This is an optimization exercise on Yosys and OpenROAD, whose aim is small area, not a production implementation.
In this exercise RTL edits were held to simulation tests only and were not proved equivalent to the original.

==> design.v <==
module MyCORDIC(
	input             clk      ,
	input             rstn     ,
	input      [15:0] theta    ,
	output reg [15:0] sin_theta,
	output reg [15:0] cos_theta 
);
parameter Kn  = 'd19898;     
parameter iKn = 'd53961;     
parameter arctan_0 = 8192    ;   
parameter arctan_1 = 4836    ;   
parameter arctan_2 = 2555    ;   
parameter arctan_3 = 1297    ;   
parameter arctan_4 = 651     ;   
parameter arctan_5 = 326     ;   
parameter arctan_6 = 163     ;   
parameter arctan_7 = 81      ;   
parameter arctan_8 = 41      ;   
parameter arctan_9 = 20      ;   
parameter arctan_10 = 10     ;   
parameter arctan_11 = 5      ;   
reg signed [15:0] x [11:0];
reg signed [15:0] y [11:0];
reg signed [15:0] z [11:0];
wire [15:0]x_tmp;
wire [15:0]y_tmp;
reg signed [15:0]theta_1;
wire [2:0] Quadrant; 
reg  [1:0] quad_pipe [11:0];  
wire [2:0] Quadrant_o;        
assign Quadrant = theta[15:14] + 1;
always@(*)
begin
	begin
		theta_1 <= {2'b00,theta[13:0]};
		if(Quadrant==1)
		begin
			theta_1 <= theta;
		end
		else if(Quadrant==2)
		begin
			theta_1 <= 32768 - theta;
		end
		else if(Quadrant==3)
		begin
			theta_1 <= theta - 32768;
		end
		else if(Quadrant==4)
		begin
			theta_1 <= 65536 - theta;
		end
	end
end
always@(posedge clk or negedge rstn)
begin
	if(!rstn)
	begin
		x[0] <= 16'd0;
		y[0] <= 16'd0;
		z[0] <= 16'd0;
	end
	else
	begin
		x[0] <= Kn;
		y[0] <= 16'd0;
		z[0] <= theta_1;
	end
end
always@(posedge clk or negedge rstn)  
begin
	if(!rstn)
	begin
		x[1] <= 16'd0;
		y[1] <= 16'd0;
		z[1] <= 16'd0;
	end
	else
	begin
		if(z[0][15])  
		begin
			x[1] <= x[0] + y[0];
			y[1] <= y[0] - x[0];
			z[1] <= z[0] + arctan_0;
		end           
		else
		begin
			x[1] <= x[0] - y[0];
			y[1] <= y[0] + x[0];
			z[1] <= z[0] - arctan_0;
		end
	end
end
always@(posedge clk or negedge rstn)  
begin
	if(!rstn)
	begin
		x[2] <= 16'd0;
		y[2] <= 16'd0;
		z[2] <= 16'd0;
	end
	else
	begin
		if(z[1][15])  
		begin
			x[2] <= x[1] + (y[1] >>> 1);
			y[2] <= y[1] - (x[1] >>> 1);
			z[2] <= z[1] + arctan_1;
		end           
		else
		begin
			x[2] <= x[1] - (y[1] >>> 1);
			y[2] <= y[1] + (x[1] >>> 1);
			z[2] <= z[1] - arctan_1;
		end
	end
end
always@(posedge clk or negedge rstn)  
begin
	if(!rstn)
	begin
		x[3] <= 16'd0;
		y[3] <= 16'd0;
		z[3] <= 16'd0;
	end
	else
	begin
		if(z[2][15])  
		begin
			x[3] <= x[2] + (y[2] >>> 2);
			y[3] <= y[2] - (x[2] >>> 2);
			z[3] <= z[2] + arctan_2;
		end           
		else
		begin
			x[3] <= x[2] - (y[2] >>> 2);
			y[3] <= y[2] + (x[2] >>> 2);
			z[3] <= z[2] - arctan_2;
		end
	end
end
always@(posedge clk or negedge rstn)  
begin
	if(!rstn)
	begin
		x[4] <= 16'd0;
		y[4] <= 16'd0;
		z[4] <= 16'd0;
	end
	else
	begin
		if(z[3][15])  
		begin
			x[4] <= x[3] + (y[3] >>> 3);
			y[4] <= y[3] - (x[3] >>> 3);
			z[4] <= z[3] + arctan_3;
		end           
		else
		begin
			x[4] <= x[3] - (y[3] >>> 3);
			y[4] <= y[3] + (x[3] >>> 3);
			z[4] <= z[3] - arctan_3;
		end
	end
end
always@(posedge clk or negedge rstn)  
begin
	if(!rstn)
	begin
		x[5] <= 16'd0;
		y[5] <= 16'd0;
		z[5] <= 16'd0;
	end
	else
	begin
		if(z[4][15])  
		begin
			x[5] <= x[4] + (y[4] >>> 4);
			y[5] <= y[4] - (x[4] >>> 4);
			z[5] <= z[4] + arctan_4;
		end           
		else
		begin
			x[5] <= x[4] - (y[4] >>> 4);
			y[5] <= y[4] + (x[4] >>> 4);
			z[5] <= z[4] - arctan_4;
		end
	end
end
always@(posedge clk or negedge rstn)  
begin
	if(!rstn)
	begin
		x[6] <= 16'd0;
		y[6] <= 16'd0;
		z[6] <= 16'd0;
	end
	else
	begin
		if(z[5][15])  
		begin
			x[6] <= x[5] + (y[5] >>> 5);
			y[6] <= y[5] - (x[5] >>> 5);
			z[6] <= z[5] + arctan_5;
		end           
		else
		begin
			x[6] <= x[5] - (y[5] >>> 5);
			y[6] <= y[5] + (x[5] >>> 5);
			z[6] <= z[5] - arctan_5;
		end
	end
end
always@(posedge clk or negedge rstn)  
begin
	if(!rstn)
	begin
		x[7] <= 16'd0;
		y[7] <= 16'd0;
		z[7] <= 16'd0;
	end
	else
	begin
		if(z[6][15])  
		begin
			x[7] <= x[6] + (y[6] >>> 6);
			y[7] <= y[6] - (x[6] >>> 6);
			z[7] <= z[6] + arctan_6;
		end           
		else
		begin
			x[7] <= x[6] - (y[6] >>> 6);
			y[7] <= y[6] + (x[6] >>> 6);
			z[7] <= z[6] - arctan_6;
		end
	end
end
always@(posedge clk or negedge rstn)  
begin
	if(!rstn)
	begin
		x[8] <= 16'd0;
		y[8] <= 16'd0;
		z[8] <= 16'd0;
	end
	else
	begin
		if(z[7][15])  
		begin
			x[8] <= x[7] + (y[7] >>> 7);
			y[8] <= y[7] - (x[7] >>> 7);
			z[8] <= z[7] + arctan_7;
		end           
		else
		begin
			x[8] <= x[7] - (y[7] >>> 7);
			y[8] <= y[7] + (x[7] >>> 7);
			z[8] <= z[7] - arctan_7;
		end
	end
end
always@(posedge clk or negedge rstn)  
begin
	if(!rstn)
	begin
		x[9] <= 16'd0;
		y[9] <= 16'd0;
		z[9] <= 16'd0;
	end
	else
	begin
		if(z[8][15])  
		begin
			x[9] <= x[8] + (y[8] >>> 8);
			y[9] <= y[8] - (x[8] >>> 8);
			z[9] <= z[8] + arctan_8;
		end           
		else
		begin
			x[9] <= x[8] - (y[8] >>> 8);
			y[9] <= y[8] + (x[8] >>> 8);
			z[9] <= z[8] - arctan_8;
		end
	end
end
always@(posedge clk or negedge rstn)  
begin
	if(!rstn)
	begin
		x[10] <= 16'd0;
		y[10] <= 16'd0;
		z[10] <= 16'd0;
	end
	else
	begin
		if(z[9][15])  
		begin
			x[10] <= x[9] + (y[9] >>> 9);
			y[10] <= y[9] - (x[9] >>> 9);
			z[10] <= z[9] + arctan_9;
		end           
		else
		begin
			x[10] <= x[9] - (y[9] >>> 9);
			y[10] <= y[9] + (x[9] >>> 9);
			z[10] <= z[9] - arctan_9;
		end
	end
end
always@(posedge clk or negedge rstn)  
begin
	if(!rstn)
	begin
		x[11] <= 16'd0;
		y[11] <= 16'd0;
		z[11] <= 16'd0;
	end
	else
	begin
		if(z[10][15])  
		begin
			x[11] <= x[10] + (y[10] >>> 10);
			y[11] <= y[10] - (x[10] >>> 10);
			z[11] <= z[10] + arctan_10;
		end           
		else
		begin
			x[11] <= x[10] - (y[10] >>> 10);
			y[11] <= y[10] + (x[10] >>> 10);
			z[11] <= z[10] - arctan_10;
		end
	end
end
integer qi;
always@(posedge clk or negedge rstn)
begin
	if(!rstn)
	begin
		for(qi=0; qi<12; qi=qi+1)
			quad_pipe[qi] <= 2'd0;
	end
	else
	begin
		quad_pipe[0] <= theta[15:14];
		for(qi=1; qi<12; qi=qi+1)
			quad_pipe[qi] <= quad_pipe[qi-1];
	end
end
assign Quadrant_o = quad_pipe[11] + 1;
assign x_tmp = x[11][15]==1 ? 16'h7FFF : x[11];
assign y_tmp = y[11][15]==1 ? 16'h7FFF : y[11];
always@(posedge clk or negedge rstn)  
begin
	if(!rstn)
	begin
		sin_theta <= 16'd0;
		cos_theta <= 16'd0;
	end
	else
	begin
		if(Quadrant_o == 3'd1)
		begin
			sin_theta <= y_tmp;
			cos_theta <= x_tmp;
		end
		else if(Quadrant_o == 3'd2)
		begin
			sin_theta <= y_tmp;
			cos_theta <= -x_tmp;
		end
		else if(Quadrant_o == 3'd3)
		begin
			sin_theta <= -y_tmp;
			cos_theta <= -x_tmp;
		end
		else if(Quadrant_o == 3'd4)
		begin
			sin_theta <= -y_tmp;
			cos_theta <= x_tmp;
		end
		else
		begin
			sin_theta <= sin_theta;
			cos_theta <= cos_theta;
		end
	end
end
endmodule
==> run.sh <==
#!/bin/bash
# synth_recipe.tcl (not shown) runs the flow's synth.tcl, then flattens the netlist and writes it again
# the make line also repeats each setting of config.mk as NAME=value (left out here)
make -C /OpenROAD-flow-scripts/flow DESIGN_CONFIG=/design/flow/config.mk WORK_HOME=/design/flow/orfs CLKGATE_MAP_FILE= SYNTH_SCRIPT=/design/flow/synth_recipe.tcl finish
==> config.mk <==
export PLATFORM = sky130hd
export DESIGN_NAME = MyCORDIC
export DESIGN_NICKNAME = MyCORDIC
export VERILOG_FILES = /design/flow/design.v
export SDC_FILE = /design/flow/constraint.sdc
export NUM_CORES = 4
export LEC_CHECK = 0
export CAP_MARGIN = 20
export CORE_MARGIN = 2
export CORE_UTILIZATION = 40
export SLEW_MARGIN = 20
==> constraint.sdc <==
create_clock -name core_clock -period 4.0 [get_ports {clk}]
set_input_delay 0.8000 -clock core_clock [delete_from_list [all_inputs] [get_ports {clk}]]
set_output_delay 0.8000 -clock core_clock [all_outputs]
set_load 0.01 [all_outputs]
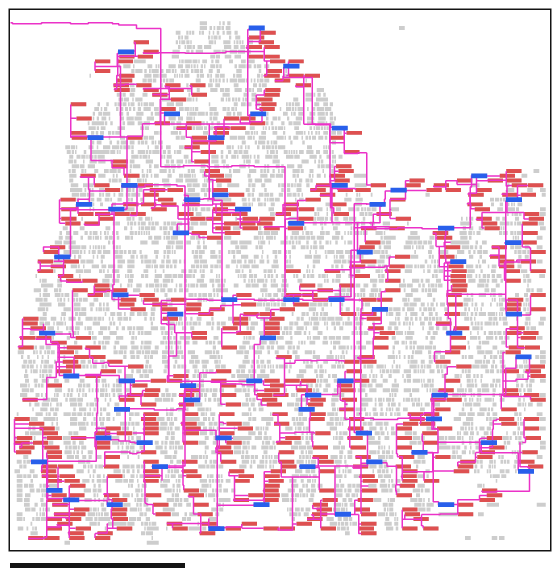
clock_map.png
The bar under the picture is 100 um long.
[magenta] clock wires | length: 7500 um
[blue] cells driving clock nets | count: 66
[red] flip-flops | count: 538
routed clock nets	67
flops lie	widely spread

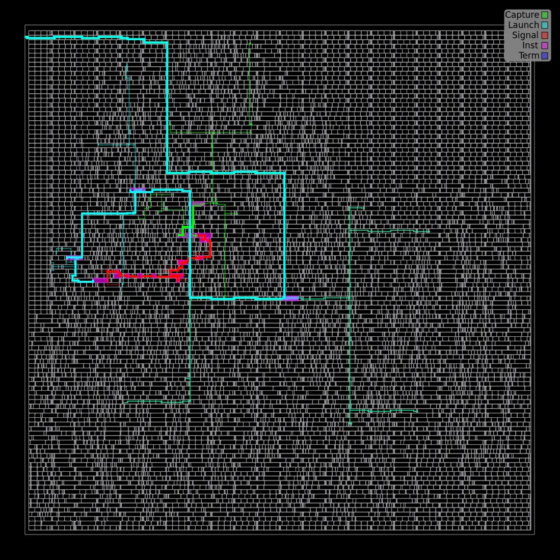
final_worst_path.png
Total Neg Setup Slack: 0 ns
Final Instance Count excl. Fillers: 5220
min Tclk post-route: 3.615 ns
utilization after layout: 0.4528

==> impl_metrics.env <==
export IMPL_die_h_um=308.1
export IMPL_tapcell_inserted=1186
export IMPL_yosys_area_share_simple=0.1313
export IMPL_met3WireLength_mm=2.479
export IMPL_postCtsSetupBuffers=0
export IMPL_post_synth_xor_area_fraction=0.1170
export IMPL_registers_top_by_ff_count="y"
export IMPL_synthesis_instances=3875
export IMPL_die_w_um=308.1
export IMPL_routedWlPerCell_um=15.54
export IMPL_non_clock_inverter_count=182
export IMPL_cts_hold_buffers=0
export IMPL_ys_async_sr_fraction=1.000
export IMPL_grt_use_met1=0.2215
export IMPL_cp_peak_stage_delay_ns=0.50
export IMPL_max_clock_path_buffers=3
export IMPL_mostFrequentLayoutCells="sky130_fd_sc_hd__dfrtp_1, sky130_fd_sc_hd__ha_1, sky130_fd_sc_hd__a21oi_1"
export IMPL_crit_path_cell_trace="inv_1, ha_1, nand2b_1, or4_1, or2_2, o21ai_0, xor2_1, ha_1, a2111oi_0, nor3_1, a2111oi_0, nor3_1, xor2_1"
export IMPL_proportion_of_synthesized_area_in_mux_cells=0.009470
export IMPL_use_met3=0.02254
export IMPL_timing_worst_slew_pin_value_ns=0.8803
export IMPL_sh_seq_area=0.3244
export IMPL_slew_violations=0
export IMPL_worst_hold_path_type="input port to async pin"
export IMPL_worst_skew_pair_late_latency_ns=0.61
export IMPL_r2r_setup_slack_ns=0.38
export IMPL_path_depth=13
export IMPL_ys_types=77
export IMPL_critical_path_type="flop to flop"
export IMPL_synth_most_common_cell="sky130_fd_sc_hd__dfrtp_1"
export IMPL_largest_reg_flops=163
export IMPL_post_route_worst_setup_slack_ns=0.3847
export IMPL_initial_utilization=0.4036
export IMPL_route_detailed_vias_per_inst=5.299
export IMPL_post_cts_resized=0
export IMPL_drtAntennaViolNets=0
export IMPL_timing_final_crit_share=0.9038
export IMPL_path_delay_family="compound AO/OA/AOI/OAI gates"
export IMPL_clock_cell_area_share=0.05565
export IMPL_clock_buffer_count=90
export IMPL_synth_compound_gate_area_share=0.1810
export IMPL_regToRegStartpoint="x[3][3]"
export IMPL_postRouteWirelength_mm=81.12
export IMPL_cts_htree_levels=3
export IMPL_place_gp_congestion=0.8680
export IMPL_placed_cells_incl_taps=5101
export IMPL_synth_avg_cell_area_um2=9.547
export IMPL_synth_top_cell_by_area="sky130_fd_sc_hd__dfrtp_1"
export IMPL_die_area_mm2=0.09493
export IMPL_seqCellArea_mm2=0.01346
export IMPL_initialDrtViolationCount=1458
export IMPL_multi_input_area_share=0.5454
export IMPL_synthDominantCellAreaShare=0.3639
export IMPL_areaGrowthSynthToFinish_pct=12.19
export IMPL_grt_pass1_vias=27370
export IMPL_cp_buffers_inverters=1
export IMPL_tritoncts="built"
export IMPL_n_multi_input_combinational_cell=3100
export IMPL_path_clk_slew_ns=0.06
export IMPL_design_final_nets=4496
export IMPL_met2_layer_usage_reported_by_global_route=0.3115
export IMPL_placement_cell_area_mm2=0.03919
export IMPL_cp_data_arrival_time_ns=4.10
export IMPL_synth_seq_cells=538
export IMPL_route_detailed_drc=0
export IMPL_aggregate_global_routing_overflow=0
export IMPL_dp_slack_ns=0.4391
export IMPL_design_portCount=50
export IMPL_timing_final_setup_violations=0
export IMPL_final_common_cell="sky130_fd_sc_hd__dfrtp_1"
export IMPL_slowest_stage_cell_crit_path="sky130_fd_sc_hd__a2111oi_0"
export IMPL_synth_net_count=4388
export IMPL_hpwlAfterDp_mm=63.91
export IMPL_end_kind="flop"
export IMPL_io_buffers=49
export IMPL_nFillCells=8739
export IMPL_final_signal_buffer_count=95
export IMPL_synth_seq_area_share=0.3639
export IMPL_critPathMaxFanout=6
export IMPL_detail_route_wirelength_met1_mm=36.32
export IMPL_antennaDiodeCount=0
export IMPL_grt_busiest_layer="met2"
export IMPL_design_area_mm2=0.04150
export IMPL_fp_row_count=111
export IMPL_first_pass_grt_wire_length_mm=137.5
export IMPL_grt_antenna_before_repair=1
export IMPL_grt_max_degree=103
export IMPL_multiInputGateArea_mm2=0.02263
export IMPL_slew_headroom=0.4132
export IMPL_maxUsedRoutingLayer="met4"
export IMPL_ys_top_cells_by_area="sky130_fd_sc_hd__dfrtp_1, sky130_fd_sc_hd__ha_1, sky130_fd_sc_hd__xnor2_1"
export IMPL_hold_viol_final=0
export IMPL_synthFlopType="sky130_fd_sc_hd__dfrtp_1"
export IMPL_r2r_worst_path_cells=13
export IMPL_syn_area_mm2=0.03699
export IMPL_worst_setup_path_startpoint="x[3][3]"
export IMPL_rsz_0062_raised_after_global_routing="no"
export IMPL_fraction_of_layout_cells_with_a_size_suffix_above_1=0.05330
export IMPL_timing_hold_ws_ns=0.2699
export IMPL_worst_setup_path_start_kind="flop"
export IMPL_timing_rr_end="y[4][13]"
export IMPL_flops_and_latches=538
export IMPL_drv_max_cap_violation_count=0
export IMPL_critical_path_required_ns=4.49
export IMPL_vias=27660
export IMPL_combinational_family_with_the_most_area_after_synthesis="compound AO/OA/AOI/OAI gates"
export IMPL_synthTopCellsByCount="sky130_fd_sc_hd__dfrtp_1, sky130_fd_sc_hd__ha_1, sky130_fd_sc_hd__a21oi_1, sky130_fd_sc_hd__nor2_1, sky130_fd_sc_hd__xnor2_1"
export IMPL_largest_registers="y (163), x (160), z (159)"
export IMPL_synth_edf_count=0
export IMPL_adder_cell_fraction_of_synth_area=0.1729
export IMPL_wl_met2_mm=40.46
export IMPL_maxClockFrequency_ghz=0.2766
export IMPL_non_clock_buffer_area_share=0.02237
export IMPL_setup_worst_path_end="y[4][13]"
export IMPL_run_status="complete, no violations"
export IMPL_fin_skew_ns=0.01833
export IMPL_largest_cell_class="multi-input combinational cells"
export IMPL_firstDrtPassIters=7
export IMPL_placeableCoreArea_mm2=0.09166
export IMPL_groute_usage_overall=0.1752
export IMPL_yosys_warnings=5
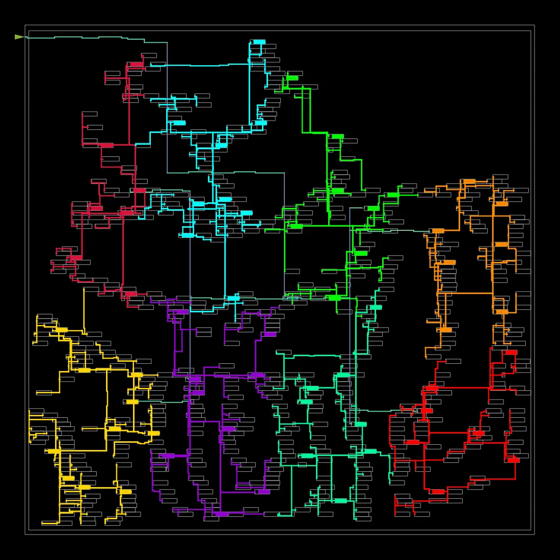
cts_layout.png
clock buffer count from CTS: 66
clock root buffer: sky130_fd_sc_hd__clkbuf_16
clock sink total: 538

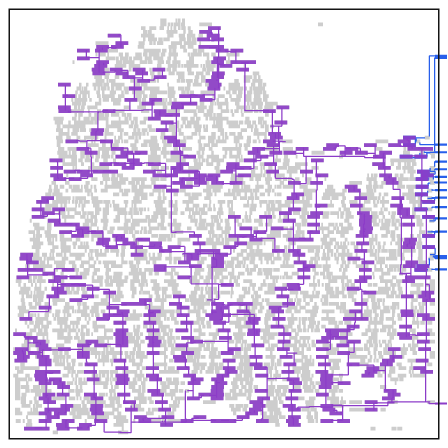
port_nets.png
color	port	bits	direction	end cells	buffers	wire
purple	`rstn`	1	input	538	16	4130 um
blue	`sin_theta`	16	output	16	16	284 um

port drivers added, routing unchanged:
In the flow no input, the clock included, has a driving cell. The finished layout below was timed again as built, in two steps. Step 1 (the two cells are an assumption about what drives the block):
set clk [get_ports {clk}]
set_driving_cell -lib_cell sky130_fd_sc_hd__clkbuf_16 $clk
set_driving_cell -lib_cell sky130_fd_sc_hd__buf_2 [delete_from_list [all_inputs] $clk]
Step 2 adds t to the input delays and takes it off the output delays; t is the mean of the earliest and latest rising clock arrival at the registers after step 1. Input paths then give back, and output paths get back, about the clock's delay inside the block. a / b / c = no drivers / after step 1 / after step 2; a / b = the first two.
shift t [ns]: 0.680
setup slack, ns: 0.385 / 0.385 / 0.385
worst register clock-pin slew, ns: 0.06 / 0.06
After both steps this run still meets setup and hold. The setup slack of this run moves by 0.000 ns with the drivers and by 0.000 ns with both steps.
